Source: an optimization exercise on an open RTL-to-GDS flow (aim: small area). Production flows keep margins and buffers that such runs may drop.
Where RTL was checked, it was by simulation tests only, not by an equivalence proof against the original.
Some runs may be left out. An edit can pass the tests and still lose a function that they never use.
The RTL of run 2 was laid out without a check of its function.

==> config.mk <==
export PLATFORM = sky130hd
export DESIGN_NAME = breakout_renderer
export DESIGN_NICKNAME = breakout_renderer
export VERILOG_FILES = /design/flow/design.v
export SDC_FILE = /design/flow/constraint.sdc
export NUM_CORES = 4
export LEC_CHECK = 0
export ABC_AREA = 1
export CAP_MARGIN = 20
export CORE_MARGIN = 2
export CORE_UTILIZATION = 40
export SLEW_MARGIN = 20
export SYNTH_MEMORY_MAX_BITS = 16384
==> constraint.sdc <==
create_clock -name core_clock -period 25.0 [get_ports {clk}]
set_input_delay 5.0000 -clock core_clock [delete_from_list [all_inputs] [get_ports {clk}]]
set_output_delay 5.0000 -clock core_clock [all_outputs]
set_load 0.01 [all_outputs]
==> design.v <==
`timescale 1ns/1ps
module breakout_renderer (
    input  wire        clk,
    input  wire        reset_n,
    input  wire        framebufferClk,
    input  wire [8:0]  paddle_x_center,
    input  wire [8:0]  ball_x_pix,
    input  wire [8:0]  ball_y_pix,
    input  wire [47:0] bricks_alive,
    input  wire [9:0]  score,
    input  wire        game_over,
    output reg  [15:0] pixel_color
);
    function ge9;
        input [8:0] a;
        input [8:0] k;
        integer i;
        reg r;
        begin
            r = 1'b1;
            for (i = 0; i < 9; i = i + 1)
                r = k[i] ? (a[i] & r) : (a[i] | r);
            ge9 = r;
        end
    endfunction
    reg [8:0] x;
    reg [7:0] y;
    reg       fbclk_d;
    wire x_last = x[8] & (&x[5:0]);           
    wire y_last = (&y[7:5]) & (&y[3:0]);      
    always @(posedge clk or negedge reset_n) begin
        if (!reset_n) begin
            fbclk_d <= 1'b0;
            x       <= 9'd0;
            y       <= 8'd0;
        end else begin
            fbclk_d <= framebufferClk;
            if (framebufferClk && !fbclk_d) begin
                if (x_last) begin
                    x <= 9'd0;
                    y <= y_last ? 8'd0 : y + 8'd1;
                end else begin
                    x <= x + 9'd1;
                end
            end
        end
    end
    wire [8:0] y9 = {1'b0, y};
    function inr;    
        input [8:0] a, lo, hi;
        inr = ge9(a, lo) & ~ge9(a, hi);
    endfunction
    wire [8:0] bcx  = ball_x_pix + 9'd4;                        
    wire [9:0] fdx  = {1'b0, bcx} - {1'b0, paddle_x_center};    
    wire ov_x = ((&fdx[9:4]) | ~(|fdx[9:4])) &
                (|paddle_x_center[8:4]) & ~(&paddle_x_center[8:4]);
    wire ov_y = ge9(ball_y_pix, 9'd202) & ~ge9(ball_y_pix, 9'd219);
    wire overlap_now = ov_x & ov_y;
    reg [3:0] paddle_flash_cnt;
    reg       paddle_overlap_d;
    always @(posedge clk or negedge reset_n) begin
        if (!reset_n) begin
            paddle_flash_cnt <= 4'd0;
            paddle_overlap_d <= 1'b0;
        end else begin
            paddle_overlap_d <= overlap_now;
            if (overlap_now && !paddle_overlap_d)
                paddle_flash_cnt <= 4'd8;
            else if (paddle_flash_cnt != 4'd0)
                paddle_flash_cnt <= paddle_flash_cnt - 4'd1;
        end
    end
    wire pflash = |paddle_flash_cnt;
    reg [47:0] bricks_prev;
    reg [47:0] bricks_flash_mask;
    reg [2:0]  bricks_flash_cnt;
    reg        armed;
    wire [47:0] cleared = bricks_prev & ~bricks_alive;
    wire [47:0] added   = ~bricks_prev & bricks_alive;
    wire        bchg    = (|cleared) | (|added);
    always @(posedge clk) begin
        bricks_prev       <= bricks_alive;
        bricks_flash_mask <= cleared | (bricks_flash_mask & {48{~bchg}});
    end
    always @(posedge clk or negedge reset_n) begin
        if (!reset_n) begin
            armed            <= 1'b0;
            bricks_flash_cnt <= 3'd0;
        end else begin
            armed <= 1'b1;
            if (bchg && armed)
                bricks_flash_cnt <= 3'd6;
            else if (bricks_flash_cnt != 3'd0)
                bricks_flash_cnt <= bricks_flash_cnt - 3'd1;
        end
    end
    wire bflash = |bricks_flash_cnt;
    function [3:0] digit_row;
        input [3:0] d;
        input [2:0] r;
        reg [27:0] f;
        begin
            case (d)
                4'd0: f = 28'b1111_1001_1001_1001_1001_1001_1111;
                4'd1: f = 28'b0010_0110_0010_0010_0010_0010_0111;
                4'd2: f = 28'b1110_0001_0001_1110_1000_1000_1111;
                4'd3: f = 28'b1110_0001_0001_1110_0001_0001_1110;
                4'd4: f = 28'b1001_1001_1001_1111_0001_0001_0001;
                4'd5: f = 28'b1111_1000_1000_1110_0001_0001_1110;
                4'd6: f = 28'b1111_1000_1000_1111_1001_1001_1111;
                4'd7: f = 28'b1111_0001_0001_0001_0001_0001_0001;
                4'd8: f = 28'b1111_1001_1001_1111_1001_1001_1111;
                default: f = 28'b1111_1001_1001_1111_0001_0001_1111;
            endcase
            case (r)
                3'd0: digit_row = f[27:24];
                3'd1: digit_row = f[23:20];
                3'd2: digit_row = f[19:16];
                3'd3: digit_row = f[15:12];
                3'd4: digit_row = f[11:8];
                3'd5: digit_row = f[7:4];
                default: digit_row = f[3:0];
            endcase
        end
    endfunction
    function [3:0] letter_row;
        input [2:0] c;
        input [2:0] r;
        reg [27:0] f;
        begin
            case (c)
                3'd0: f = 28'b1111_1000_1000_1111_0001_0001_1111;  
                3'd1: f = 28'b1111_1000_1000_1000_1000_1000_1111;  
                3'd2: f = 28'b1111_1001_1001_1001_1001_1001_1111;  
                3'd3: f = 28'b1110_1001_1001_1110_1010_1001_1001;  
                3'd4: f = 28'b1111_1000_1000_1111_1000_1000_1111;  
                default: f = 28'b0000_0010_0010_0000_0010_0010_0000;  
            endcase
            case (r)
                3'd0: letter_row = f[27:24];
                3'd1: letter_row = f[23:20];
                3'd2: letter_row = f[19:16];
                3'd3: letter_row = f[15:12];
                3'd4: letter_row = f[11:8];
                3'd5: letter_row = f[7:4];
                default: letter_row = f[3:0];
            endcase
        end
    endfunction
    function [3:0] glyph_row;
        input [2:0] c;
        input [2:0] r;
        reg [27:0] f;
        begin
            case (c)
                3'd0: f = 28'b1110_1001_1001_1110_1000_1000_1000;  
                3'd1: f = 28'b1000_1000_1000_1000_1000_1000_1111;  
                3'd2: f = 28'b0110_1001_1001_1111_1001_1001_1001;  
                3'd3: f = 28'b1001_1001_1001_0110_0010_0010_0010;  
                3'd4: f = 28'b1111_1001_1001_1001_1011_1010_0111;  
                3'd5: f = 28'b1001_1001_1001_1001_1001_1001_1111;  
                3'd6: f = 28'b1111_0010_0010_0010_0010_0010_1111;  
                default: f = 28'b1111_0010_0010_0010_0010_0010_0010;  
            endcase
            case (r)
                3'd0: glyph_row = f[27:24];
                3'd1: glyph_row = f[23:20];
                3'd2: glyph_row = f[19:16];
                3'd3: glyph_row = f[15:12];
                3'd4: glyph_row = f[11:8];
                3'd5: glyph_row = f[7:4];
                default: glyph_row = f[3:0];
            endcase
        end
    endfunction
    function [3:0] add3;    
        input [3:0] v;
        case (v)
            4'd5: add3 = 4'd8;
            4'd6: add3 = 4'd9;
            4'd7: add3 = 4'd10;
            4'd8: add3 = 4'd11;
            4'd9: add3 = 4'd12;
            default: add3 = v;
        endcase
    endfunction
    wire       hud_y = inr(y9, 9'd4, 9'd18);
    wire [2:0] hfy   = y[3:1] - 3'd2;         
    reg  [2:0] lchar;
    always @* begin
        if      (~ge9(x, 9'd243)) lchar = 3'd0;
        else if (~ge9(x, 9'd251)) lchar = 3'd1;
        else if (~ge9(x, 9'd259)) lchar = 3'd2;
        else if (~ge9(x, 9'd267)) lchar = 3'd3;
        else if (~ge9(x, 9'd275)) lchar = 3'd4;
        else                      lchar = 3'd5;
    end
    wire [2:0] lx3    = x[2:0] + 3'd5;        
    wire       lab_in = hud_y & inr(x, 9'd235, 9'd283);
    wire [3:0] lrow   = letter_row(lchar, hfy);
    wire       lab_pix = lrow[~lx3[2:1]];
    reg [3:0] dh, dt, du;
    integer k;
    reg [21:0] bcd;
    always @* begin
        bcd = {12'd0, score};
        for (k = 0; k < 10; k = k + 1) begin
            bcd[13:10] = add3(bcd[13:10]);
            bcd[17:14] = add3(bcd[17:14]);
            bcd[21:18] = add3(bcd[21:18]);
            bcd = {bcd[20:0], 1'b0};
        end
        du = bcd[13:10];
        dt = bcd[17:14];
        dh = bcd[21:18];
    end
    wire       dg_h = inr(x, 9'd284, 9'd292);
    wire       dg_t = inr(x, 9'd296, 9'd304);
    wire       dg_u = inr(x, 9'd308, 9'd316);
    wire [3:0] dsel = dg_h ? dh : (dg_t ? dt : du);
    wire [1:0] dfx  = {x[2] ^ ~dg_t, x[1]};
    wire [3:0] drow = digit_row(dsel, hfy);
    wire       dig_pix = hud_y & (dg_h | dg_t | dg_u) & drow[~dfx];
    wire hud = (lab_in & lab_pix) | dig_pix;
    wire btn = inr(x, 9'd90, 9'd230) & (inr(y9, 9'd80, 9'd120) | inr(y9, 9'd140, 9'd180));
    wire       ty_p = inr(y9, 9'd93, 9'd107);
    wire       ty_q = inr(y9, 9'd153, 9'd167);
    wire [7:0] typ  = y - 8'd93;
    wire [7:0] tyq  = y - 8'd153;
    wire [2:0] tfy  = ty_p ? typ[3:1] : tyq[3:1];
    wire [1:0] tch  = {~x[4], x[3]};          
    wire [3:0] trow = glyph_row({ty_q, tch}, tfy);
    wire       txt  = inr(x, 9'd144, 9'd176) & (ty_p | ty_q) & trow[~x[2:1]];
    reg       bcol_in, bu_e0, bu_e1;    
    reg [2:0] bcol;
    reg       brow_in, bv_e0, bv_e1;    
    reg [2:0] brow;
    integer   c, r;
    always @* begin
        bcol_in = 1'b0; bcol = 3'd0; bu_e0 = 1'b0; bu_e1 = 1'b0;
        for (c = 0; c < 8; c = c + 1) begin
            if (inr(x, 5 + 35*c, 37 + 35*c)) begin
                bcol_in = 1'b1; bcol = c;
            end
            if (x == 5 + 35*c || x == 36 + 35*c) bu_e0 = 1'b1;
            if (x == 6 + 35*c || x == 35 + 35*c) bu_e1 = 1'b1;
        end
        brow_in = 1'b0; brow = 3'd0; bv_e0 = 1'b0; bv_e1 = 1'b0;
        for (r = 0; r < 6; r = r + 1) begin
            if (inr(y9, 32 + 13*r, 41 + 13*r)) begin
                brow_in = 1'b1; brow = r;
            end
            if (y == 32 + 13*r || y == 40 + 13*r) bv_e0 = 1'b1;
            if (y == 33 + 13*r || y == 39 + 13*r) bv_e1 = 1'b1;
        end
    end
    wire       brick_in     = bcol_in & brow_in;
    wire       brick_corner = (bv_e0 & (bu_e0 | bu_e1)) | (bv_e1 & bu_e0);
    wire [5:0] bidx         = {brow, bcol};
    wire       b_alive      = bricks_alive[bidx];
    wire       b_mask       = bricks_flash_mask[bidx];
    reg [15:0] row_color;
    always @* begin
        case (brow)
            3'd0: row_color = 16'hF800;
            3'd1: row_color = 16'hFD20;
            3'd2: row_color = 16'hFFE0;
            3'd3: row_color = 16'h07E0;
            3'd4: row_color = 16'h07FF;
            default: row_color = 16'hF81F;
        endcase
    end
    wire [9:0] pdx   = {1'b0, x} - {1'b0, paddle_x_center};
    wire [4:0] pu    = {~pdx[4], pdx[3:0]};
    wire pad_x  = ((&pdx[9:4]) | ~(|pdx[9:4])) & (|paddle_x_center[8:4]);
    wire pad_y  = inr(y9, 9'd210, 9'd219);
    wire pv_e   = (y == 8'd210) | (y == 8'd218);
    wire pu_e   = (pu == 5'd0) | (pu == 5'd31);
    wire pu_mid = ge9({4'd0, pu}, 9'd6) & ~ge9({4'd0, pu}, 9'd26);
    wire pad_opq   = ~(pv_e & (pu_e | pu_mid));
    wire pad_white = pflash | pu_e | pv_e;
    wire [9:0]  gbx = {1'b0, x} - {1'b0, ball_x_pix};
    wire [9:0]  gby = {2'b0, y} - {1'b0, ball_y_pix};
    wire        ball_in  = ~(|gbx[9:3]) & ~(|gby[9:3]);
    reg  [15:0] ball_col;
    always @* begin
        case ({gby[2:0], gbx[2:0]})
            6'd0: ball_col = 16'h0000;
            6'd1: ball_col = 16'h7BEF;
            6'd2: ball_col = 16'h0021;
            6'd3: ball_col = 16'h0021;
            6'd4: ball_col = 16'h0021;
            6'd5: ball_col = 16'h0021;
            6'd6: ball_col = 16'h0000;
            6'd7: ball_col = 16'h0000;
            6'd8: ball_col = 16'h7BEF;
            6'd9: ball_col = 16'h0021;
            6'd10: ball_col = 16'hCD0B;
            6'd11: ball_col = 16'hCD0B;
            6'd12: ball_col = 16'hCD0B;
            6'd13: ball_col = 16'h2126;
            6'd14: ball_col = 16'h0021;
            6'd15: ball_col = 16'h0000;
            6'd16: ball_col = 16'h0021;
            6'd17: ball_col = 16'hCD0B;
            6'd18: ball_col = 16'hFF58;
            6'd19: ball_col = 16'hFF58;
            6'd20: ball_col = 16'hCD0B;
            6'd21: ball_col = 16'hCD0B;
            6'd22: ball_col = 16'h2126;
            6'd23: ball_col = 16'h0021;
            6'd24: ball_col = 16'h0021;
            6'd25: ball_col = 16'hCD0B;
            6'd26: ball_col = 16'hFF58;
            6'd27: ball_col = 16'hFF58;
            6'd28: ball_col = 16'hCD0B;
            6'd29: ball_col = 16'hCD0B;
            6'd30: ball_col = 16'h2126;
            6'd31: ball_col = 16'h0021;
            6'd32: ball_col = 16'h0021;
            6'd33: ball_col = 16'hCD0B;
            6'd34: ball_col = 16'hCD0B;
            6'd35: ball_col = 16'hCD0B;
            6'd36: ball_col = 16'hCD0B;
            6'd37: ball_col = 16'hCD0B;
            6'd38: ball_col = 16'h2126;
            6'd39: ball_col = 16'h0021;
            6'd40: ball_col = 16'h0021;
            6'd41: ball_col = 16'h2126;
            6'd42: ball_col = 16'hCD0B;
            6'd43: ball_col = 16'hCD0B;
            6'd44: ball_col = 16'hCD0B;
            6'd45: ball_col = 16'h2126;
            6'd46: ball_col = 16'h2126;
            6'd47: ball_col = 16'h0021;
            6'd48: ball_col = 16'h0000;
            6'd49: ball_col = 16'h0021;
            6'd50: ball_col = 16'h2126;
            6'd51: ball_col = 16'h2126;
            6'd52: ball_col = 16'h2126;
            6'd53: ball_col = 16'h2126;
            6'd54: ball_col = 16'h0021;
            6'd55: ball_col = 16'h0000;
            6'd56: ball_col = 16'h0000;
            6'd57: ball_col = 16'h0000;
            6'd58: ball_col = 16'h0021;
            6'd59: ball_col = 16'h0021;
            6'd60: ball_col = 16'h0021;
            6'd61: ball_col = 16'h0021;
            6'd62: ball_col = 16'h0000;
            6'd63: ball_col = 16'h0000;
            default: ball_col = 16'h0000;
        endcase
    end
    wire [5:0]  bg_g = {y[7:6] + 3'd1, y[5:3]};           
    wire [4:0]  bg_b = {{1'b0, y[7:5]} + 4'd5, y[4]};     
    wire [15:0] bg   = {5'd0, bg_g, bg_b};
    always @* begin
        if (!game_over) begin
            if (ball_in && ball_col != 16'h0000)
                pixel_color = ball_col;
            else if (pad_x && pad_y && pad_opq)
                pixel_color = pad_white ? 16'hFFFF : 16'hFFE0;
            else if (brick_in && b_alive && !brick_corner)
                pixel_color = row_color;
            else if (brick_in && !b_alive && b_mask && bflash)
                pixel_color = 16'hFFFF;
            else if (hud)
                pixel_color = 16'hFFFF;
            else
                pixel_color = bg;
        end else begin
            if (txt)
                pixel_color = bg;
            else if (btn || hud)
                pixel_color = 16'hFFFF;
            else
                pixel_color = bg;
        end
    end
endmodule
==> run.sh <==
#!/bin/bash
# synth_recipe.tcl (not shown) runs the flow's synth.tcl, then flattens the netlist and writes it again
# the make line also repeats each setting of config.mk as NAME=value (left out here)
make -C /OpenROAD-flow-scripts/flow DESIGN_CONFIG=/design/flow/config.mk WORK_HOME=/design/flow/orfs CLKGATE_MAP_FILE= SYNTH_SCRIPT=/design/flow/synth_recipe.tcl finish
run_1/ir_drop.png
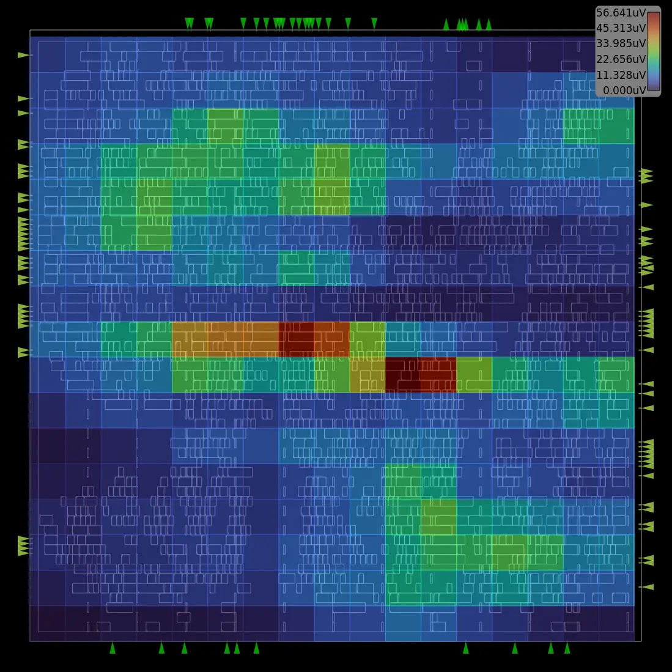

run_1/logic_types.png
The bar under the picture is 50 um long.
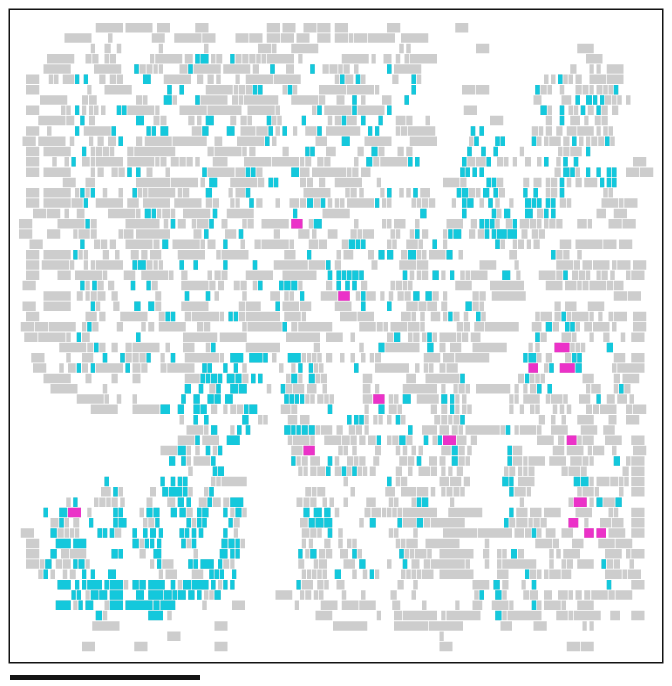
Key: AND-OR and OR-AND gates = magenta [cells 14, most used a21o_1]; NAND gates = cyan [cells 521, most used nand2_1, where widely spread]
share of cell area taken by multi-input logic gates: 0.5453
Post-Layout Cell Count: 2294
most common cell after layout, fill and taps aside: nand2_1

==> impl_metrics.json, run 1 <==
{
  "dr.pass1.iters": 5,
  "synth_edf_count": 0,
  "clock_cell_area_share": 0.04520,
  "crit_fanout": 11,
  "drc": 0,
  "postRouteAntennaNets": 0,
  "synth.distinct_cells": 68,
  "ys_warn_count": 1,
  "overflow": 0,
  "final-max-slew-violation-count": 0,
  "path_buf_inv": 2,
  "io_pins": 105,
  "ys.flop_type": "dfxtp_1",
  "sh_seq_area": 0.1963,
  "grt_pass1_wl_mm": 56.66,
  "nets": 2070,
  "post-cts-setup-buffers": 0,
  "layout_common_cells": "358 x nand2_1, 324 x inv_1, 196 x nor2_1, 175 x o21ai_0, 104 x clkdlybuf4s50_1",
  "synth_nets": 1985,
  "die_area_um2": 29570,
  "worstSetupPathType": "in -> out",
  "buffers": 107,
  "worstSetupPathDepth": 34,
  "hold_class": "reg -> reg",
  "r2r_start": "bricks_prev[25]",
  "layout-drive-gt1-share": 0.05532,
  "crit_end": "pixel_color[15]",
  "insertedDiodeCount": 0,
  "final_area_um2": 13230,
  "wl_mm": 35.43,
  "wl_per_cell_um": 15.45,
  "final_hold_viol_count": 0,
  "cts_buffers": 17,
  "synth.top_cells.by_count": "359 x nand2_1, 324 x inv_1, 197 x nor2_1",
  "rsz0062_at_grt": "no",
  "dpl.hpwl_mm": 27.48,
  "synthArstFlopShare": 0.2195,
  "r2r_slack_ns": 21.73,
  "arrival_ns": 10.09,
  "critPathLaunch": "score[7]",
  "layout.nonclk_buf_frac": 0.08038,
  "first_global_vias": 11407,
  "hold_start": "bricks_flash_mask[47]",
  "slowest_stage": "clkdlybuf4s50_1",
  "nClkBuffers": 17,
  "hold_end": "bricks_flash_mask[47]",
  "grt_use_total": 0.2405,
  "post_cts_resized": 0,
  "coreArea_um2": 27780,
  "n_fill_cell": 2928,
  "h-tree-depth": 4,
  "syn_area_um2": 11290,
  "synth_area_leader_cell": "dfxtp_1",
  "die_x_um": 172.0,
  "multi_input_area_um2": 7216,
  "gp_congestion": 0.9249,
  "start_util": 0.4062,
  "synth_top_area_frac": 0.1703,
  "finalSetupViolCount": 0,
  "worst_pin_slew_ns": 1.057,
  "outcome": "timing/DRC/antenna clean",
  "io_buffers": 104,
  "die_h_um": 172.0,
  "crit_path_end_kind": "primary output",
  "synth_area_leaders": "dfxtp_1 17%, nand2_1 12%, inv_1 11%, ha_1 8.3%, o21ai_0 7.8%",
  "drtIter0Drc": 926
}
run_1/clocks.png
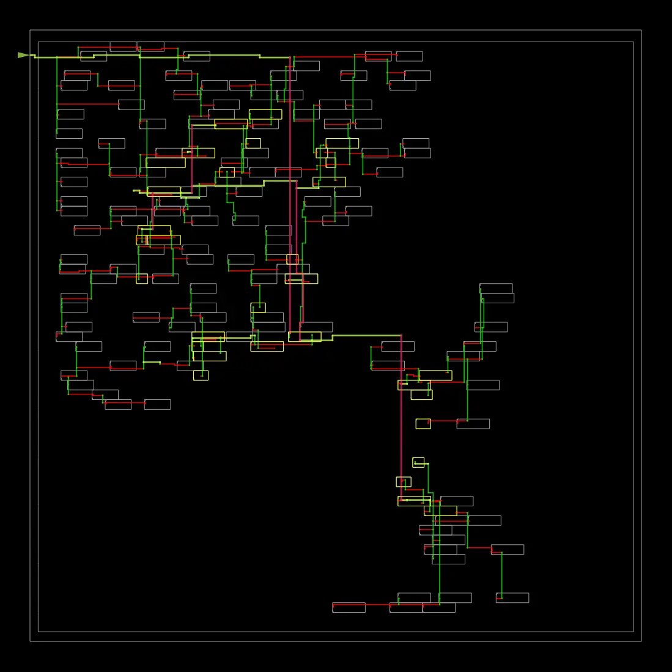
Clock Sinks: 123
seq_cells: 123
Clock Latency Late Sink: 0.43 ns
Worst Skew: 0.01725 ns

run 1: state kept, by name (all words and copies together) (netlist names):
signal,count
armed,1
bricks_flash_cnt,3
bricks_flash_mask,48
bricks_prev,48
fbclk_d,1
paddle_flash_cnt,4
paddle_overlap_d,1
x,9
y,8
run 1: logic make-up (layout without fill, tap and decap cells):
group,count (synthesis),count (layout),share of synthesized area
multiplexers,1,1,0.0008870
XOR/XNOR,32,32,0.02483
AND/OR/NAND/NOR,792,792,0.3115
AO/OA/AOI/OAI,408,408,0.2129
buffers and inverters,383,481,0.1309
adder cells (fa/ha/maj),78,78,0.08847
flip-flops,123,123,0.2302
other,1,1,0.0003323
run 1: metrics by stage:
stage          setup WS [ns]  cells  utilization
6_report               9.908   2294       0.4763
5_1_grt                9.355   2294       0.4763
4_1_cts                9.942   2294       0.4763
3_5_place_dp           9.958   2262       0.4547
3_3_place_gp           10.06   2262       0.4547
2_1_floorplan          11.55   1818            -
run 1: layer usage:
layer  vias to the layer above  GRT usage  share of wire
li1                       6173          -              -
met1                      5492     0.3154           0.45
met2                       426     0.4086           0.47
met3                        57    0.03021          0.057
met4                         0    0.08001          0.023
met5                         -          0              0
run_1/clk_routes.png
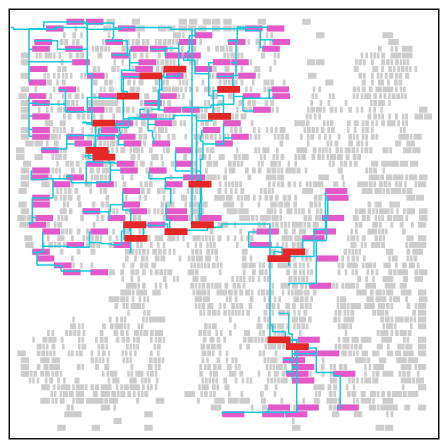

--- run 2 (changed files replaced; the others as in run 1) ---
==> design.v <==
`timescale 1ns/1ps
module breakout_renderer (
    input  wire        clk,              
    input  wire        reset_n,          
    input  wire        framebufferClk,   
    input  wire [8:0]  paddle_x_center,  
    input  wire [8:0]  ball_x_pix,       
    input  wire [8:0]  ball_y_pix,       
    input  wire [47:0] bricks_alive,     
    input  wire [9:0]  score,
    input  wire        game_over,
    output reg [15:0]  pixel_color       
);
    localparam LCD_W = 320;
    localparam LCD_H = 240;
    localparam GAME_W = 320;
    localparam GAME_H = 240;
    localparam HUD_H  = 24;             
    localparam BRICK_ROWS   = 6;
    localparam BRICK_COLS   = 8;
    localparam SPR_BRICK_W  = 32;
    localparam SPR_BRICK_H  = 9;
    localparam BRICK_W      = SPR_BRICK_W;
    localparam BRICK_H      = SPR_BRICK_H;
    localparam BRICK_X_SP   = 3;
    localparam BRICK_Y_SP   = 4;
    localparam BRICK_X0     = 5;
    localparam BRICK_Y0     = HUD_H + 8;
    localparam SPR_PADDLE_W   = 32;
    localparam SPR_PADDLE_H   = 9;
    localparam PADDLE_W     = SPR_PADDLE_W;
    localparam PADDLE_H     = SPR_PADDLE_H;
    localparam PADDLE_Y     = GAME_H - 30;
    localparam SPR_BALL_W   = 8;
    localparam SPR_BALL_H   = 8;
    localparam BALL_SIZE    = SPR_BALL_W;    
    localparam FONT_W       = 4;
    localparam FONT_H       = 7;
    localparam DIGIT_W      = FONT_W * 2;    
    localparam DIGIT_H      = FONT_H * 2;    
    localparam DIGIT_SPACING = 4;
    localparam SCORE_TOTAL_W = 3*DIGIT_W + 2*DIGIT_SPACING;  
    localparam SCORE_Y0     = 4;    
    localparam SCORE_X0     = GAME_W - SCORE_TOTAL_W - 4;
    localparam LABEL_LEN    = 6;    
    localparam LABEL_X0     = SCORE_X0 - 1 - LABEL_LEN*DIGIT_W;
    localparam LABEL_Y0     = SCORE_Y0;
    localparam GO_PANEL_X0  = 60;
    localparam GO_PANEL_Y0  = 50;
    localparam GO_PANEL_W   = 200;
    localparam GO_PANEL_H   = 140;
    localparam PLAY_X0      = 90;
    localparam PLAY_X1      = 230;
    localparam PLAY_Y0      = 80;
    localparam PLAY_Y1      = 120;
    localparam EXIT_X0      = 90;
    localparam EXIT_X1      = 230;
    localparam EXIT_Y0      = 140;
    localparam EXIT_Y1      = 180;
    localparam PLAY_TX0     = (PLAY_X0 + PLAY_X1)/2 - 2*DIGIT_W;
    localparam PLAY_TY0     = PLAY_Y0 + ((PLAY_Y1-PLAY_Y0) - DIGIT_H)/2;
    localparam EXIT_TX0     = (EXIT_X0 + EXIT_X1)/2 - 2*DIGIT_W;
    localparam EXIT_TY0     = EXIT_Y0 + ((EXIT_Y1-EXIT_Y0) - DIGIT_H)/2;
    localparam [15:0] TRANSPARENT  = 16'h0000;  
    localparam [15:0] COL_SCORE    = 16'hFFFF;  
    localparam [15:0] COL_BTN      = 16'hFFFF;  
    localparam [15:0] COL_FLASH    = 16'hFFFF;  
    localparam [15:0] COL_GLOW     = 16'h7BEF;  
    function [27:0] digit_font4x7;
        input [3:0] d;
        begin
            case (d)
                4'd0: digit_font4x7 = 28'b1111_1001_1001_1001_1001_1001_1111;
                4'd1: digit_font4x7 = 28'b0010_0110_0010_0010_0010_0010_0111;
                4'd2: digit_font4x7 = 28'b1110_0001_0001_1110_1000_1000_1111;
                4'd3: digit_font4x7 = 28'b1110_0001_0001_1110_0001_0001_1110;
                4'd4: digit_font4x7 = 28'b1001_1001_1001_1111_0001_0001_0001;
                4'd5: digit_font4x7 = 28'b1111_1000_1000_1110_0001_0001_1110;
                4'd6: digit_font4x7 = 28'b1111_1000_1000_1111_1001_1001_1111;
                4'd7: digit_font4x7 = 28'b1111_0001_0001_0001_0001_0001_0001;
                4'd8: digit_font4x7 = 28'b1111_1001_1001_1111_1001_1001_1111;
                4'd9: digit_font4x7 = 28'b1111_1001_1001_1111_0001_0001_1111;
                default: digit_font4x7 = 28'b0000_0000_0000_0000_0000_0000_0000;
            endcase
        end
    endfunction
    function [27:0] letter_font4x7;
        input [2:0] idx;  
        begin
            case (idx)
                3'd0: letter_font4x7 = 28'b1111_1000_1000_1111_0001_0001_1111;  
                3'd1: letter_font4x7 = 28'b1111_1000_1000_1000_1000_1000_1111;  
                3'd2: letter_font4x7 = 28'b1111_1001_1001_1001_1001_1001_1111;  
                3'd3: letter_font4x7 = 28'b1110_1001_1001_1110_1010_1001_1001;  
                3'd4: letter_font4x7 = 28'b1111_1000_1000_1111_1000_1000_1111;  
                3'd5: letter_font4x7 = 28'b0000_0010_0010_0000_0010_0010_0000;  
                default: letter_font4x7 = 28'b0000_0000_0000_0000_0000_0000_0000;
            endcase
        end
    endfunction
    function [27:0] glyph4x7;
        input [3:0] code;
        begin
            case (code)
                4'd0: glyph4x7 = 28'b1110_1001_1001_1110_1000_1000_1000;  
                4'd1: glyph4x7 = 28'b1000_1000_1000_1000_1000_1000_1111;  
                4'd2: glyph4x7 = 28'b0110_1001_1001_1111_1001_1001_1001;  
                4'd3: glyph4x7 = 28'b1001_1001_1001_0110_0010_0010_0010;  
                4'd4: glyph4x7 = 28'b1111_1001_1001_1001_1011_1010_0111;  
                4'd5: glyph4x7 = 28'b1001_1001_1001_1001_1001_1001_1111;  
                4'd6: glyph4x7 = 28'b1111_0010_0010_0010_0010_0010_1111;  
                4'd7: glyph4x7 = 28'b1111_0010_0010_0010_0010_0010_0010;  
                default: glyph4x7 = 28'b0000_0000_0000_0000_0000_0000_0000;
            endcase
        end
    endfunction
    reg [8:0] x;
    reg [8:0] y;
    reg       fbclk_d;
    always @(posedge clk or negedge reset_n) begin
        if (!reset_n) begin
            fbclk_d <= 1'b0;
            x       <= 9'd0;
            y       <= 9'd0;
        end else begin
            fbclk_d <= framebufferClk;
            if (framebufferClk && !fbclk_d) begin
                if (x == LCD_W-1) begin
                    x <= 9'd0;
                    if (y == LCD_H-1)
                        y <= 9'd0;
                    else
                        y <= y + 9'd1;
                end else begin
                    x <= x + 9'd1;
                end
            end
        end
    end
    wire [8:0] game_x = x;
    wire [8:0] game_y = y;
    function [15:0] gradient_color;
        input [8:0] gy;
        reg [4:0] b;
        reg [5:0] g;
    begin
        g = 6'd8  + (gy[7:2] >> 1);
        b = 5'd10 + (gy[7:3] >> 1);
        gradient_color = {5'd0, g, b};
    end
    endfunction
    function [15:0] brick_row_color;
        input integer row;
        begin
            case (row)
                0: brick_row_color = 16'hF800;  
                1: brick_row_color = 16'hFD20;  
                2: brick_row_color = 16'hFFE0;  
                3: brick_row_color = 16'h07E0;  
                4: brick_row_color = 16'h07FF;  
                default: brick_row_color = 16'hF81F;  
            endcase
        end
    endfunction
    function [15:0] recolor_brick;
        input [15:0] c;
        input integer row;
        reg [15:0] base;
    begin
        if (c == 16'hFFFF) begin
            recolor_brick = 16'hFFFF;
        end else begin
            base = brick_row_color(row);
            recolor_brick = base;
        end
    end
    endfunction
    reg [3:0] paddle_flash_cnt;
    reg       paddle_overlap_d;
    wire [8:0] ball_center_x = ball_x_pix + BALL_SIZE/2;
    wire [8:0] ball_bottom_y = ball_y_pix + BALL_SIZE;
    wire [8:0] paddle_left  = paddle_x_center - (PADDLE_W/2);
    wire [8:0] paddle_right = paddle_x_center + (PADDLE_W/2);
    wire paddle_overlap_now =
        (ball_center_x >= paddle_left) &&
        (ball_center_x <  paddle_right) &&
        (ball_bottom_y  >= PADDLE_Y) &&
        (ball_y_pix     <  (PADDLE_Y + PADDLE_H));
    always @(posedge clk or negedge reset_n) begin
        if (!reset_n) begin
            paddle_flash_cnt <= 4'd0;
            paddle_overlap_d <= 1'b0;
        end else begin
            paddle_overlap_d <= paddle_overlap_now;
            if (paddle_overlap_now && !paddle_overlap_d) begin
                paddle_flash_cnt <= 4'd8;    
            end else if (paddle_flash_cnt != 4'd0) begin
                paddle_flash_cnt <= paddle_flash_cnt - 4'd1;
            end
        end
    end
    reg [47:0] bricks_prev;
    reg [47:0] bricks_flash_mask;
    reg [3:0]  bricks_flash_cnt;
    always @(posedge clk or negedge reset_n) begin
        if (!reset_n) begin
            bricks_prev       <= 48'h0;
            bricks_flash_mask <= 48'h0;
            bricks_flash_cnt  <= 4'd0;
        end else begin
            if (bricks_prev != bricks_alive) begin
                bricks_flash_mask <= bricks_prev & ~bricks_alive;
                if ((bricks_prev & ~bricks_alive) != 48'h0)
                    bricks_flash_cnt <= 4'd6;
            end else if (bricks_flash_cnt != 4'd0) begin
                bricks_flash_cnt <= bricks_flash_cnt - 4'd1;
            end
            bricks_prev <= bricks_alive;
        end
    end
    integer sc;
    integer d0, d1, d2;
    reg [27:0] font0, font1, font2;
    integer local_x, local_y;
    integer digit_sel, bit_idx;
    integer digit_x;
    reg [27:0] label_font;
    integer label_char;
    integer lx, ly;
    integer label_bit_idx;
    integer tx, ty;
    integer char_idx;
    integer glyph_bit_idx;
    reg [27:0] glyph;
    integer font_x, font_y;
    localparam BRICK_PIXELS  = SPR_BRICK_W  * SPR_BRICK_H;   
    localparam PADDLE_PIXELS = SPR_PADDLE_W * SPR_PADDLE_H;  
    localparam BALL_PIXELS   = SPR_BALL_W   * SPR_BALL_H;    
    (* romstyle = "M9K", ramstyle = "M9K", ram_init_file = "brick_green_reduced.hex" *)
    reg [15:0] brick_mem  [0:BRICK_PIXELS-1];
    (* romstyle = "M9K", ramstyle = "M9K", ram_init_file = "paddle_yellow_reduced.hex" *)
    reg [15:0] paddle_mem [0:PADDLE_PIXELS-1];
    (* romstyle = "M9K", ramstyle = "M9K", ram_init_file = "ball_yellow_reduced.hex" *)
    reg [15:0] ball_mem   [0:BALL_PIXELS-1];
    initial begin
        $readmemh("brick_green_reduced.hex",   brick_mem);
        $readmemh("paddle_yellow_reduced.hex", paddle_mem);
        $readmemh("ball_yellow_reduced.hex",   ball_mem);
    end
    integer r, c, idx;
    reg in_brick;
    reg in_paddle;
    reg in_ball;
    reg in_score_digit;
    reg in_score_label;
    reg in_play_btn;
    reg in_exit_btn;
    reg in_play_text;
    reg in_exit_text;
    integer brick_u, brick_v;
    integer brick_addr_int;
    reg [15:0] brick_color;
    integer hit_brick_row;
    integer paddle_u, paddle_v;
    integer pad_addr_int;
    reg [15:0] paddle_color;
    integer ball_u, ball_v;
    integer ball_addr_int;
    reg [15:0] ball_color;
    reg [15:0] bg_pixel;
    reg paddle_edge;
    reg ball_glow;
    wire brick_opaque  = (brick_color  != TRANSPARENT);
    wire paddle_opaque = (paddle_color != TRANSPARENT);
    wire ball_opaque   = (ball_color   != TRANSPARENT);
    integer dx, dy;
    integer dist2;
    always @* begin
        in_brick        = 1'b0;
        in_paddle       = 1'b0;
        in_ball         = 1'b0;
        in_score_digit  = 1'b0;
        in_score_label  = 1'b0;
        in_play_btn     = 1'b0;
        in_exit_btn     = 1'b0;
        in_play_text    = 1'b0;
        in_exit_text    = 1'b0;
        brick_color     = TRANSPARENT;
        paddle_color    = TRANSPARENT;
        ball_color      = TRANSPARENT;
        hit_brick_row   = 0;
        brick_u        = 0;
        brick_v        = 0;
        brick_addr_int = 0;
        paddle_u       = 0;
        paddle_v       = 0;
        pad_addr_int   = 0;
        ball_u         = 0;
        ball_v         = 0;
        ball_addr_int  = 0;
        paddle_edge    = 1'b0;
        ball_glow      = 1'b0;
        bg_pixel = gradient_color(game_y);
        pixel_color = bg_pixel;
        sc = score;
        d0 = sc % 10; sc = sc / 10;
        d1 = sc % 10; sc = sc / 10;
        d2 = sc % 10;
        font0 = digit_font4x7(d2[3:0]);
        font1 = digit_font4x7(d1[3:0]);
        font2 = digit_font4x7(d0[3:0]);
        if ( (game_y >= SCORE_Y0) && (game_y < SCORE_Y0 + DIGIT_H) &&
             (game_x >= SCORE_X0) && (game_x < SCORE_X0 + SCORE_TOTAL_W) ) begin
            local_x = game_x - SCORE_X0;
            local_y = game_y - SCORE_Y0;
            digit_sel = -1;
            digit_x   = 0;
            if (local_x < DIGIT_W) begin
                digit_sel = 0;
                digit_x   = local_x;
            end else if (local_x < DIGIT_W + DIGIT_SPACING) begin
                digit_sel = -1;
            end else if (local_x < DIGIT_W + DIGIT_SPACING + DIGIT_W) begin
                digit_sel = 1;
                digit_x   = local_x - (DIGIT_W + DIGIT_SPACING);
            end else if (local_x < 2*DIGIT_W + 2*DIGIT_SPACING) begin
                digit_sel = -1;
            end else begin
                digit_sel = 2;
                digit_x   = local_x - (2*DIGIT_W + 2*DIGIT_SPACING);
            end
            if (digit_sel >= 0) begin
                font_x = digit_x >> 1;
                font_y = local_y >> 1;
                if (font_x < FONT_W && font_y < FONT_H) begin
                    bit_idx = font_y*FONT_W + font_x;
                    case (digit_sel)
                        0: in_score_digit = font0[27-bit_idx];
                        1: in_score_digit = font1[27-bit_idx];
                        2: in_score_digit = font2[27-bit_idx];
                        default: in_score_digit = 1'b0;
                    endcase
                end
            end
        end
        if ( (game_y >= LABEL_Y0) && (game_y < LABEL_Y0 + DIGIT_H) &&
             (game_x >= LABEL_X0) && (game_x < LABEL_X0 + LABEL_LEN*DIGIT_W) ) begin
            lx = game_x - LABEL_X0;
            ly = game_y - LABEL_Y0;
            label_char = lx / DIGIT_W;
            lx         = lx % DIGIT_W;
            font_x = lx >> 1;
            font_y = ly >> 1;
            if (font_x < FONT_W && font_y < FONT_H) begin
                label_font     = letter_font4x7(label_char[2:0]);
                label_bit_idx  = font_y*FONT_W + font_x;
                in_score_label = label_font[27-label_bit_idx];
            end
        end
        if (game_over) begin
            if ( (game_x >= PLAY_X0) && (game_x < PLAY_X1) &&
                 (game_y >= PLAY_Y0) && (game_y < PLAY_Y1) )
                in_play_btn = 1'b1;
            if ( (game_x >= EXIT_X0) && (game_x < EXIT_X1) &&
                 (game_y >= EXIT_Y0) && (game_y < EXIT_Y1) )
                in_exit_btn = 1'b1;
            if ( (game_x >= PLAY_TX0) && (game_x < PLAY_TX0 + 4*DIGIT_W) &&
                 (game_y >= PLAY_TY0) && (game_y < PLAY_TY0 + DIGIT_H) ) begin
                tx = game_x - PLAY_TX0;
                ty = game_y - PLAY_TY0;
                char_idx = tx / DIGIT_W;
                tx       = tx % DIGIT_W;
                case (char_idx)
                    0: glyph = glyph4x7(4'd0);
                    1: glyph = glyph4x7(4'd1);
                    2: glyph = glyph4x7(4'd2);
                    3: glyph = glyph4x7(4'd3);
                    default: glyph = 28'b0;
                endcase
                font_x = tx >> 1;
                font_y = ty >> 1;
                if (font_x < FONT_W && font_y < FONT_H) begin
                    glyph_bit_idx = font_y*FONT_W + font_x;
                    if (glyph[27-glyph_bit_idx])
                        in_play_text = 1'b1;
                end
            end
            if ( (game_x >= EXIT_TX0) && (game_x < EXIT_TX0 + 4*DIGIT_W) &&
                 (game_y >= EXIT_TY0) && (game_y < EXIT_TY0 + DIGIT_H) ) begin
                tx = game_x - EXIT_TX0;
                ty = game_y - EXIT_TY0;
                char_idx = tx / DIGIT_W;
                tx       = tx % DIGIT_W;
                case (char_idx)
                    0: glyph = glyph4x7(4'd4);
                    1: glyph = glyph4x7(4'd5);
                    2: glyph = glyph4x7(4'd6);
                    3: glyph = glyph4x7(4'd7);
                    default: glyph = 28'b0;
                endcase
                font_x = tx >> 1;
                font_y = ty >> 1;
                if (font_x < FONT_W && font_y < FONT_H) begin
                    glyph_bit_idx = font_y*FONT_W + font_x;
                    if (glyph[27-glyph_bit_idx])
                        in_exit_text = 1'b1;
                end
            end
        end
        if (!game_over) begin
            for (r = 0; r < BRICK_ROWS; r = r + 1) begin
                for (c = 0; c < BRICK_COLS; c = c + 1) begin
                    idx = r*BRICK_COLS + c;
                    if ( (game_x >= BRICK_X0 + c*(BRICK_W + BRICK_X_SP)) &&
                         (game_x <  BRICK_X0 + c*(BRICK_W + BRICK_X_SP) + BRICK_W) &&
                         (game_y >= BRICK_Y0 + r*(BRICK_H + BRICK_Y_SP)) &&
                         (game_y <  BRICK_Y0 + r*(BRICK_H + BRICK_Y_SP) + BRICK_H) ) begin
                        in_brick = 1'b1;
                        hit_brick_row = r;
                        if (bricks_alive[idx]) begin
                            brick_u = game_x - (BRICK_X0 + c*(BRICK_W + BRICK_X_SP));
                            brick_v = game_y - (BRICK_Y0 + r*(BRICK_H + BRICK_Y_SP));
                            brick_addr_int = brick_v*SPR_BRICK_W + brick_u;
                            brick_color    = brick_mem[brick_addr_int];
                            if (brick_color != TRANSPARENT)
                                brick_color = recolor_brick(brick_color, r);
                        end
                        else if ((bricks_flash_cnt != 4'd0) &&
                                 (bricks_flash_mask[idx])) begin
                            brick_color = COL_FLASH;
                        end
                        else begin
                            brick_color = TRANSPARENT;
                        end
                    end
                end
            end
            if ( (game_y >= PADDLE_Y) && (game_y < PADDLE_Y + PADDLE_H) &&
                 (game_x >= paddle_left) &&
                 (game_x <  paddle_right) ) begin
                in_paddle = 1'b1;
                paddle_u = game_x - paddle_left;
                paddle_v = game_y - PADDLE_Y;
                pad_addr_int = paddle_v*SPR_PADDLE_W + paddle_u;
                paddle_color = paddle_mem[pad_addr_int];
                paddle_edge =
                    (game_x == paddle_left) ||
                    (game_x == (paddle_right - 1)) ||
                    (game_y == PADDLE_Y) ||
                    (game_y == (PADDLE_Y + PADDLE_H - 1));
                if (paddle_color != TRANSPARENT) begin
                    if (paddle_edge)
                        paddle_color = 16'hFFFF;   
                    else
                        paddle_color = 16'hFFE0;   
                end
            end
            if ( (game_x >= ball_x_pix) &&
                 (game_x <  ball_x_pix + BALL_SIZE) &&
                 (game_y >= ball_y_pix) &&
                 (game_y <  ball_y_pix + BALL_SIZE) ) begin
                in_ball = 1'b1;
                ball_u = game_x - ball_x_pix;
                ball_v = game_y - ball_y_pix;
                ball_addr_int = ball_v*SPR_BALL_W + ball_u;
                ball_color    = ball_mem[ball_addr_int];
            end
            dx = (game_x - (ball_x_pix + 3));
            dy = (game_y - (ball_y_pix + 3));
            dist2 = dx*dx + dy*dy;
            ball_glow = 1'b0;
            if (in_ball && (ball_color == TRANSPARENT) && (dist2 <= 16))
                ball_glow = 1'b1;
        end
        pixel_color = bg_pixel;
        if (in_score_label || in_score_digit)
            pixel_color = COL_SCORE;
        if (!game_over) begin
            if (in_brick && brick_opaque)
                pixel_color = brick_color;
            if (in_paddle && paddle_opaque) begin
                if (paddle_flash_cnt != 4'd0)
                    pixel_color = COL_FLASH;
                else
                    pixel_color = paddle_color;
            end
            if (ball_glow)
                pixel_color = COL_GLOW;
            if (in_ball && ball_opaque)
                pixel_color = ball_color;
        end else begin
            if (in_play_btn || in_exit_btn)
                pixel_color = COL_BTN;
            if (in_play_text || in_exit_text)
                pixel_color = bg_pixel;
        end
    end
endmodule
==> ball_yellow_reduced.hex <==
0000
0000
0021
0021
0021
0021
0000
0000
0000
0021
CD0B
CD0B
CD0B
2126
0021
0000
0021
CD0B
FF58
FF58
CD0B
CD0B
2126
0021
0021
CD0B
FF58
FF58
CD0B
CD0B
2126
0021
0021
CD0B
CD0B
CD0B
CD0B
CD0B
2126
0021
0021
2126
CD0B
CD0B
CD0B
2126
2126
0021
0000
0021
2126
2126
2126
2126
0021
0000
0000
0000
0021
0021
0021
0021
0000
0000
==> brick_green_reduced.hex <==
0000
0000
0021
0021
0021
0021
0021
0021
0021
0021
0021
0021
0021
0021
0021
0021
0021
0021
0021
0021
0021
0021
0021
0021
0021
0021
0021
0021
0021
0021
0000
0000
0000
0021
5388
5388
CF57
CF57
CF57
CF57
CF57
CF57
CF57
CF57
CF57
CF57
CF57
CF57
CF57
CF57
CF57
CF57
CF57
CF57
CF57
CF57
CF57
CF57
CF57
CF57
5388
5388
0021
0000
0021
2126
0021
5388
5388
CF57
CF57
CF57
5388
5388
5388
5388
5388
5388
5388
5388
5388
5388
5388
5388
5388
5388
5388
5388
CF57
CF57
CF57
5388
5388
0021
2126
0021
0021
2126
CF57
5388
5388
5388
5388
5388
5388
5388
5388
5388
5388
5388
5388
5388
5388
5388
5388
5388
5388
5388
5388
5388
5388
5388
5388
5388
5388
CF57
2126
0021
0021
2126
2126
5388
5388
5388
5388
5388
5388
5388
5388
5388
5388
5388
5388
5388
5388
5388
5388
5388
5388
5388
5388
5388
5388
5388
5388
5388
5388
2126
2126
0021
0021
2126
2126
2126
5388
5388
5388
5388
5388
5388
5388
5388
5388
5388
5388
5388
5388
5388
5388
5388
5388
5388
5388
5388
5388
5388
5388
5388
2126
2126
2126
0021
0021
2126
0021
2126
2126
2126
2126
2126
2126
2126
2126
2126
2126
2126
2126
2126
2126
2126
2126
2126
2126
2126
2126
2126
2126
2126
2126
2126
2126
0021
2126
0021
0000
0021
5388
2126
2126
2126
2126
2126
2126
2126
2126
2126
2126
2126
2126
2126
2126
2126
2126
2126
2126
2126
2126
2126
2126
2126
2126
2126
2126
5388
0021
0000
0000
0000
0021
0021
0021
0021
0021
0021
0021
0021
0021
0021
0021
0021
0021
0021
0021
0021
0021
0021
0021
0021
0021
0021
0021
0021
0021
0021
0021
0021
0000
0000
==> paddle_yellow_reduced.hex <==
0000
0021
0021
0021
0021
0021
0000
0000
0000
0000
0000
0000
0000
0000
0000
0000
0000
0000
0000
0000
0000
0000
0000
0000
0000
0000
0021
0021
0021
0021
0021
0000
0021
FF58
FF58
FF58
FF58
0021
0021
0021
0021
0021
0021
0021
0021
0021
0021
0021
0021
0021
0021
0021
0021
0021
0021
0021
0021
0021
0021
FF58
FF58
FF58
FF58
0021
0021
FF58
0021
CD0B
FF58
0021
FF58
FF58
FF58
FF58
FF58
FF58
FF58
FF58
FF58
FF58
FF58
FF58
FF58
FF58
FF58
FF58
FF58
FF58
FF58
FF58
0021
FF58
CD0B
0021
FF58
0021
0021
2126
CD0B
CD0B
CD0B
0021
FF58
FF58
CD0B
CD0B
CD0B
CD0B
CD0B
CD0B
CD0B
CD0B
CD0B
CD0B
CD0B
CD0B
CD0B
CD0B
CD0B
CD0B
FF58
FF58
0021
CD0B
CD0B
CD0B
2126
0021
0021
2126
CD0B
CD0B
CD0B
0021
CD0B
CD0B
CD0B
CD0B
CD0B
CD0B
CD0B
CD0B
CD0B
CD0B
CD0B
CD0B
CD0B
CD0B
CD0B
CD0B
CD0B
CD0B
CD0B
CD0B
0021
CD0B
CD0B
CD0B
2126
0021
0021
2126
CD0B
CD0B
CD0B
0021
2126
2126
CD0B
CD0B
CD0B
CD0B
CD0B
CD0B
CD0B
CD0B
CD0B
CD0B
CD0B
CD0B
CD0B
CD0B
CD0B
CD0B
2126
2126
0021
CD0B
CD0B
CD0B
2126
0021
0021
2126
0021
CD0B
2126
0021
2126
2126
2126
2126
2126
2126
2126
2126
2126
2126
2126
2126
2126
2126
2126
2126
2126
2126
2126
2126
0021
2126
CD0B
0021
2126
0021
0021
2126
2126
2126
2126
0021
0021
0021
0021
0021
0021
0021
0021
0021
0021
0021
0021
0021
0021
0021
0021
0021
0021
0021
0021
0021
0021
2126
2126
2126
2126
0021
0000
0021
0021
0021
0021
0021
0000
0000
0000
0000
0000
0000
0000
0000
0000
0000
0000
0000
0000
0000
0000
0000
0000
0000
0000
0000
0021
0021
0021
0021
0021
0000
==> config.mk <==
export PLATFORM = sky130hd
export DESIGN_NAME = breakout_renderer
export DESIGN_NICKNAME = breakout_renderer
export VERILOG_FILES = /design/flow/design.v
export SDC_FILE = /design/flow/constraint.sdc
export NUM_CORES = 4
export LEC_CHECK = 0
export CAP_MARGIN = 20
export CORE_MARGIN = 2
export CORE_UTILIZATION = 40
export SLEW_MARGIN = 20
export SYNTH_MEMORY_MAX_BITS = 16384
run_2/clk_routes.png
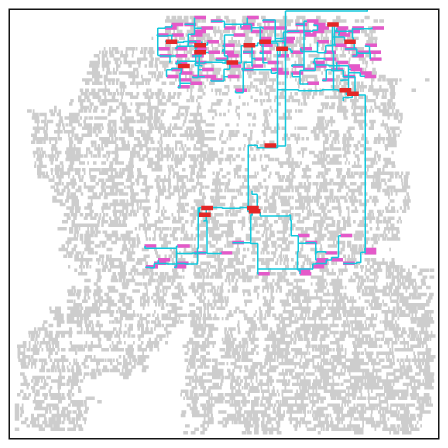
Key: clock drivers = red [count 17]; flip-flops = magenta [count 124]; clock wires = cyan [length 2450 um]
There are 18 routed clock nets.

run_2/layer_met4.png
Cells faint in the background.
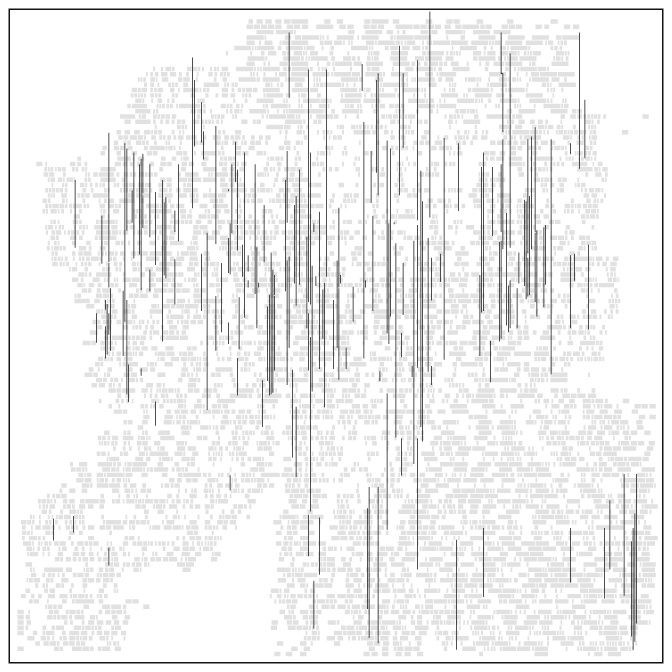
The longest straight run is 132 um. 134 nets have wire on it. The layer holds 4.4% of the routed length. The wires run mostly vertical. The layer carries 7830 um of wire.

run_2/ir_drop.png
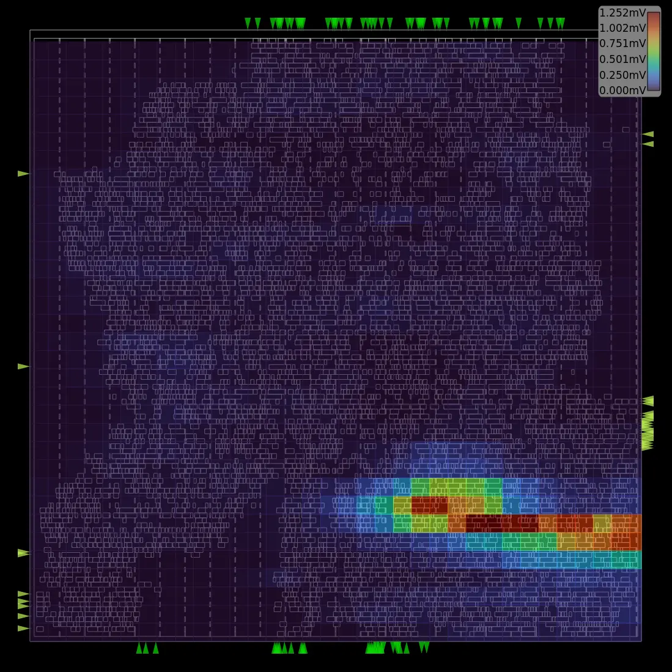

==> run 2 against run 1 <==
  * Count of clock-buffer cells in the layout grew 1
  * Non-clock buffer count grew 108
  * Critical path type unchanged
  * Highest routed layer is now met5
==> impl_metrics.json, run 2 <==
{
  "yosysMostFrequentCell": "nand2_1",
  "wl_mm": 178.2,
  "layout_common_cells": "633 x nand2_1, 621 x inv_1, 504 x ha_1, 418 x nor2_1, 407 x a21oi_1",
  "synth_area_leaders": "ha_1 14%, fa_1 14%, dfrtp_1 7.0%, nand2_1 5.4%, inv_1 5.3%",
  "worst_pin_slew_ns": 1.271,
  "synth_top_family_by_area": "adder cells",
  "syn_area_um2": 44210,
  "clockBufferDepth": 2,
  "multi_input_area_share": 0.7936,
  "synth.yosys.seq_area_share": 0.07019,
  "top_regs": "bricks_flash_mask x48, bricks_prev x48",
  "dpl.hpwl_mm": 141.3,
  "fin_crit_sh": 0.9354,
  "synthXorXnorAreaFrac": 0.06999,
  "finalSetupTns_ns": 0,
  "crit_fanout": 12,
  "place_ws_ns": 1.997,
  "grt_use_total": 0.3092,
  "synth.top_cells.by_count": "634 x nand2_1, 622 x inv_1, 504 x ha_1",
  "start_util": 0.4045,
  "ys.flop_type": "dfrtp_1",
  "final_area_um2": 47580,
  "grt_pass1_wl_mm": 270.0,
  "io_buffers": 104,
  "post_cts_resized": 0,
  "ctsHoldBuffers": 0,
  "cts_buffers": 17,
  "drtIter0Drc": 5859,
  "grt_max_degree": 86,
  "ys_warn_count": 1,
  "insertedDiodeCount": 3,
  "synth_nets": 6754,
  "maxSlewHeadroom": 0.1440,
  "inverters": 645,
  "fin_cells": 7338,
  "final-max-slew-violation-count": 0,
  "dr.pass1.iters": 7,
  "die_h_um": 336.5,
  "maxCapViolations": 0,
  "cp_data_required_time_ns": 20.00,
  "multi_input_area_um2": 37760,
  "crit_path_end_kind": "primary output",
  "arrival_ns": 18.39,
  "drc": 0,
  "outcome": "timing/DRC/antenna clean",
  "avgSynthCellArea_um2": 7.542,
  "gp_congestion": 1.029,
  "setup_ws_ns": 1.614,
  "vias": 45668,
  "die_x_um": 336.5,
  "slowest_stage": "o31ai_1",
  "post-cts-setup-buffers": 0,
  "syn_to_final_growth_pct": 7.621,
  "start_kind": "input port",
  "wl_per_cell_um": 24.29,
  "place_area_um2": 46990,
  "final_util": 0.4353,
  "min_period_ns": 23.39,
  "overflow": 0,
  "rows": 121,
  "nClkBuffers": 18,
  "first_global_vias": 43307,
  "layout-drive-gt1-share": 0.05615,
  "tritoncts": "done",
  "coreArea_um2": 109300,
  "holdWs_ns": 0.4710,
  "layout.nonclk_buf_frac": 0.03942,
  "syn_inst": 5862,
  "n_fill_cell": 11173,
  "postRouteAntennaNets": 0,
  "seq_cells": 124,
  "rsz0062_at_grt": "no",
  "synth_area_leader_cell": "ha_1",
  "h-tree-depth": 4,
  "register_area_um2": 3108,
  "buffers": 215,
  "insertion_delay_ns": 0.47,
  "io_pins": 105,
  "sh_seq_area": 0.06532,
  "die_area_um2": 113200,
  "synth_top_area_frac": 0.1426,
  "worstSetupPathType": "in -> out",
  "synth.distinct_cells": 127,
  "synth_compound_area_frac": 0.2610,
  "clock_cell_area_share": 0.01173,
  "final_common_cell": "nand2_1",
  "yosys.area_share.simple": 0.1999,
  "via_per_inst": 6.223,
  "synth_edf_count": 0,
  "final_hold_viol_count": 0,
  "critPathMostFrequentCell": "fa_1",
  "skew_ns": 0.02291,
  "synthAdderAreaFrac": 0.2783,
  "synthArstFlopShare": 1.000,
  "critPathMaxStageDelay_ns": 0.89,
  "largest_cell_class": "multi-input combinational cells",
  "clkSlewWorstSetupHoldPaths_ns": 0.06,
  "hold_class": "reg -> reg",
  "tap_cells": 1476,
  "dpl.cell_count": 7304,
  "cts.sinks": 124,
  "fmaxAchievable_mhz": 42.76,
  "ys_ff_latch": 124,
  "nets": 6739,
  "antenna_found_initial": 14,
  "root_buffer": "clkbuf_16",
  "comb.multi_input.count": 4844,
  "synth_mux_area_frac": 0.04338,
  "finalSetupViolCount": 0
}
==> run 2: critical path: cells and delay by family <==
kind,cells,cell delay (ns)
AOI/OAI and AO/OA,23,5.29
adders and majority gates,10,4.77
buffers and inverters,5,1.60
and+or+nand+nor,4,0.89
xor gates and xnor gates,1,0.82
==> run 2: path summary, 6_finish.rpt <==
kind / start / endpoint / slack, ns / depth (start not counted)
min: bricks_flash_mask[20] / bricks_flash_mask[20] / 0.47 / 2
min reg2reg: bricks_flash_mask[20] / bricks_flash_mask[20] / 0.47 / 2
min in group asynchronous: reset_n / bricks_prev[35] / 4.59 / 1
max reg2reg: x[1] / y[6] / 20.98 / 10
max in group asynchronous: reset_n / x[3] / 19.20 / 2
max: ball_x_pix[2] / pixel_color[2] / 1.61 / 43
==> run 2: metal layers <==
| layer | up-vias | global-route usage | part of all wire |
|---|---|---|---|
| met5 | - | 0 | 0.00059 |
| met4 | 10 | 0.1176 | 0.044 |
| met3 | 395 | 0.04940 | 0.088 |
| met2 | 2162 | 0.4809 | 0.44 |
| met1 | 22216 | 0.4294 | 0.43 |
| li1 | 20885 | - | - |

[port drivers added, routing unchanged]
Ports are ideal in the flow. The routed layouts listed here were re-timed in OpenROAD. Step 1: set_driving_cell puts a clkbuf_16 on clk and a buf_2 on each other input, an assumption about the parent block. Step 2 times the ports against the registers' clock, not the clock port: input delays grow and output delays shrink by t, the midpoint of the rising clock arrivals with the driver on. a / b / c = ideal ports / drivers / drivers and shift; a / b = the first two.
run	t, ns	slack for setup (ns)	worst setup path after step 2	cell pins on the clock port's net
run 1	0.473	9.908 / 9.885 / 9.885	input to output	1
run 2	0.508	1.614 / 1.588 / 1.588	input to output	1
After both steps every run listed still meets setup and hold. For run 2, which loses most, drivers alone change the setup slack by -0.026 ns; drivers and shift together by -0.026 ns.
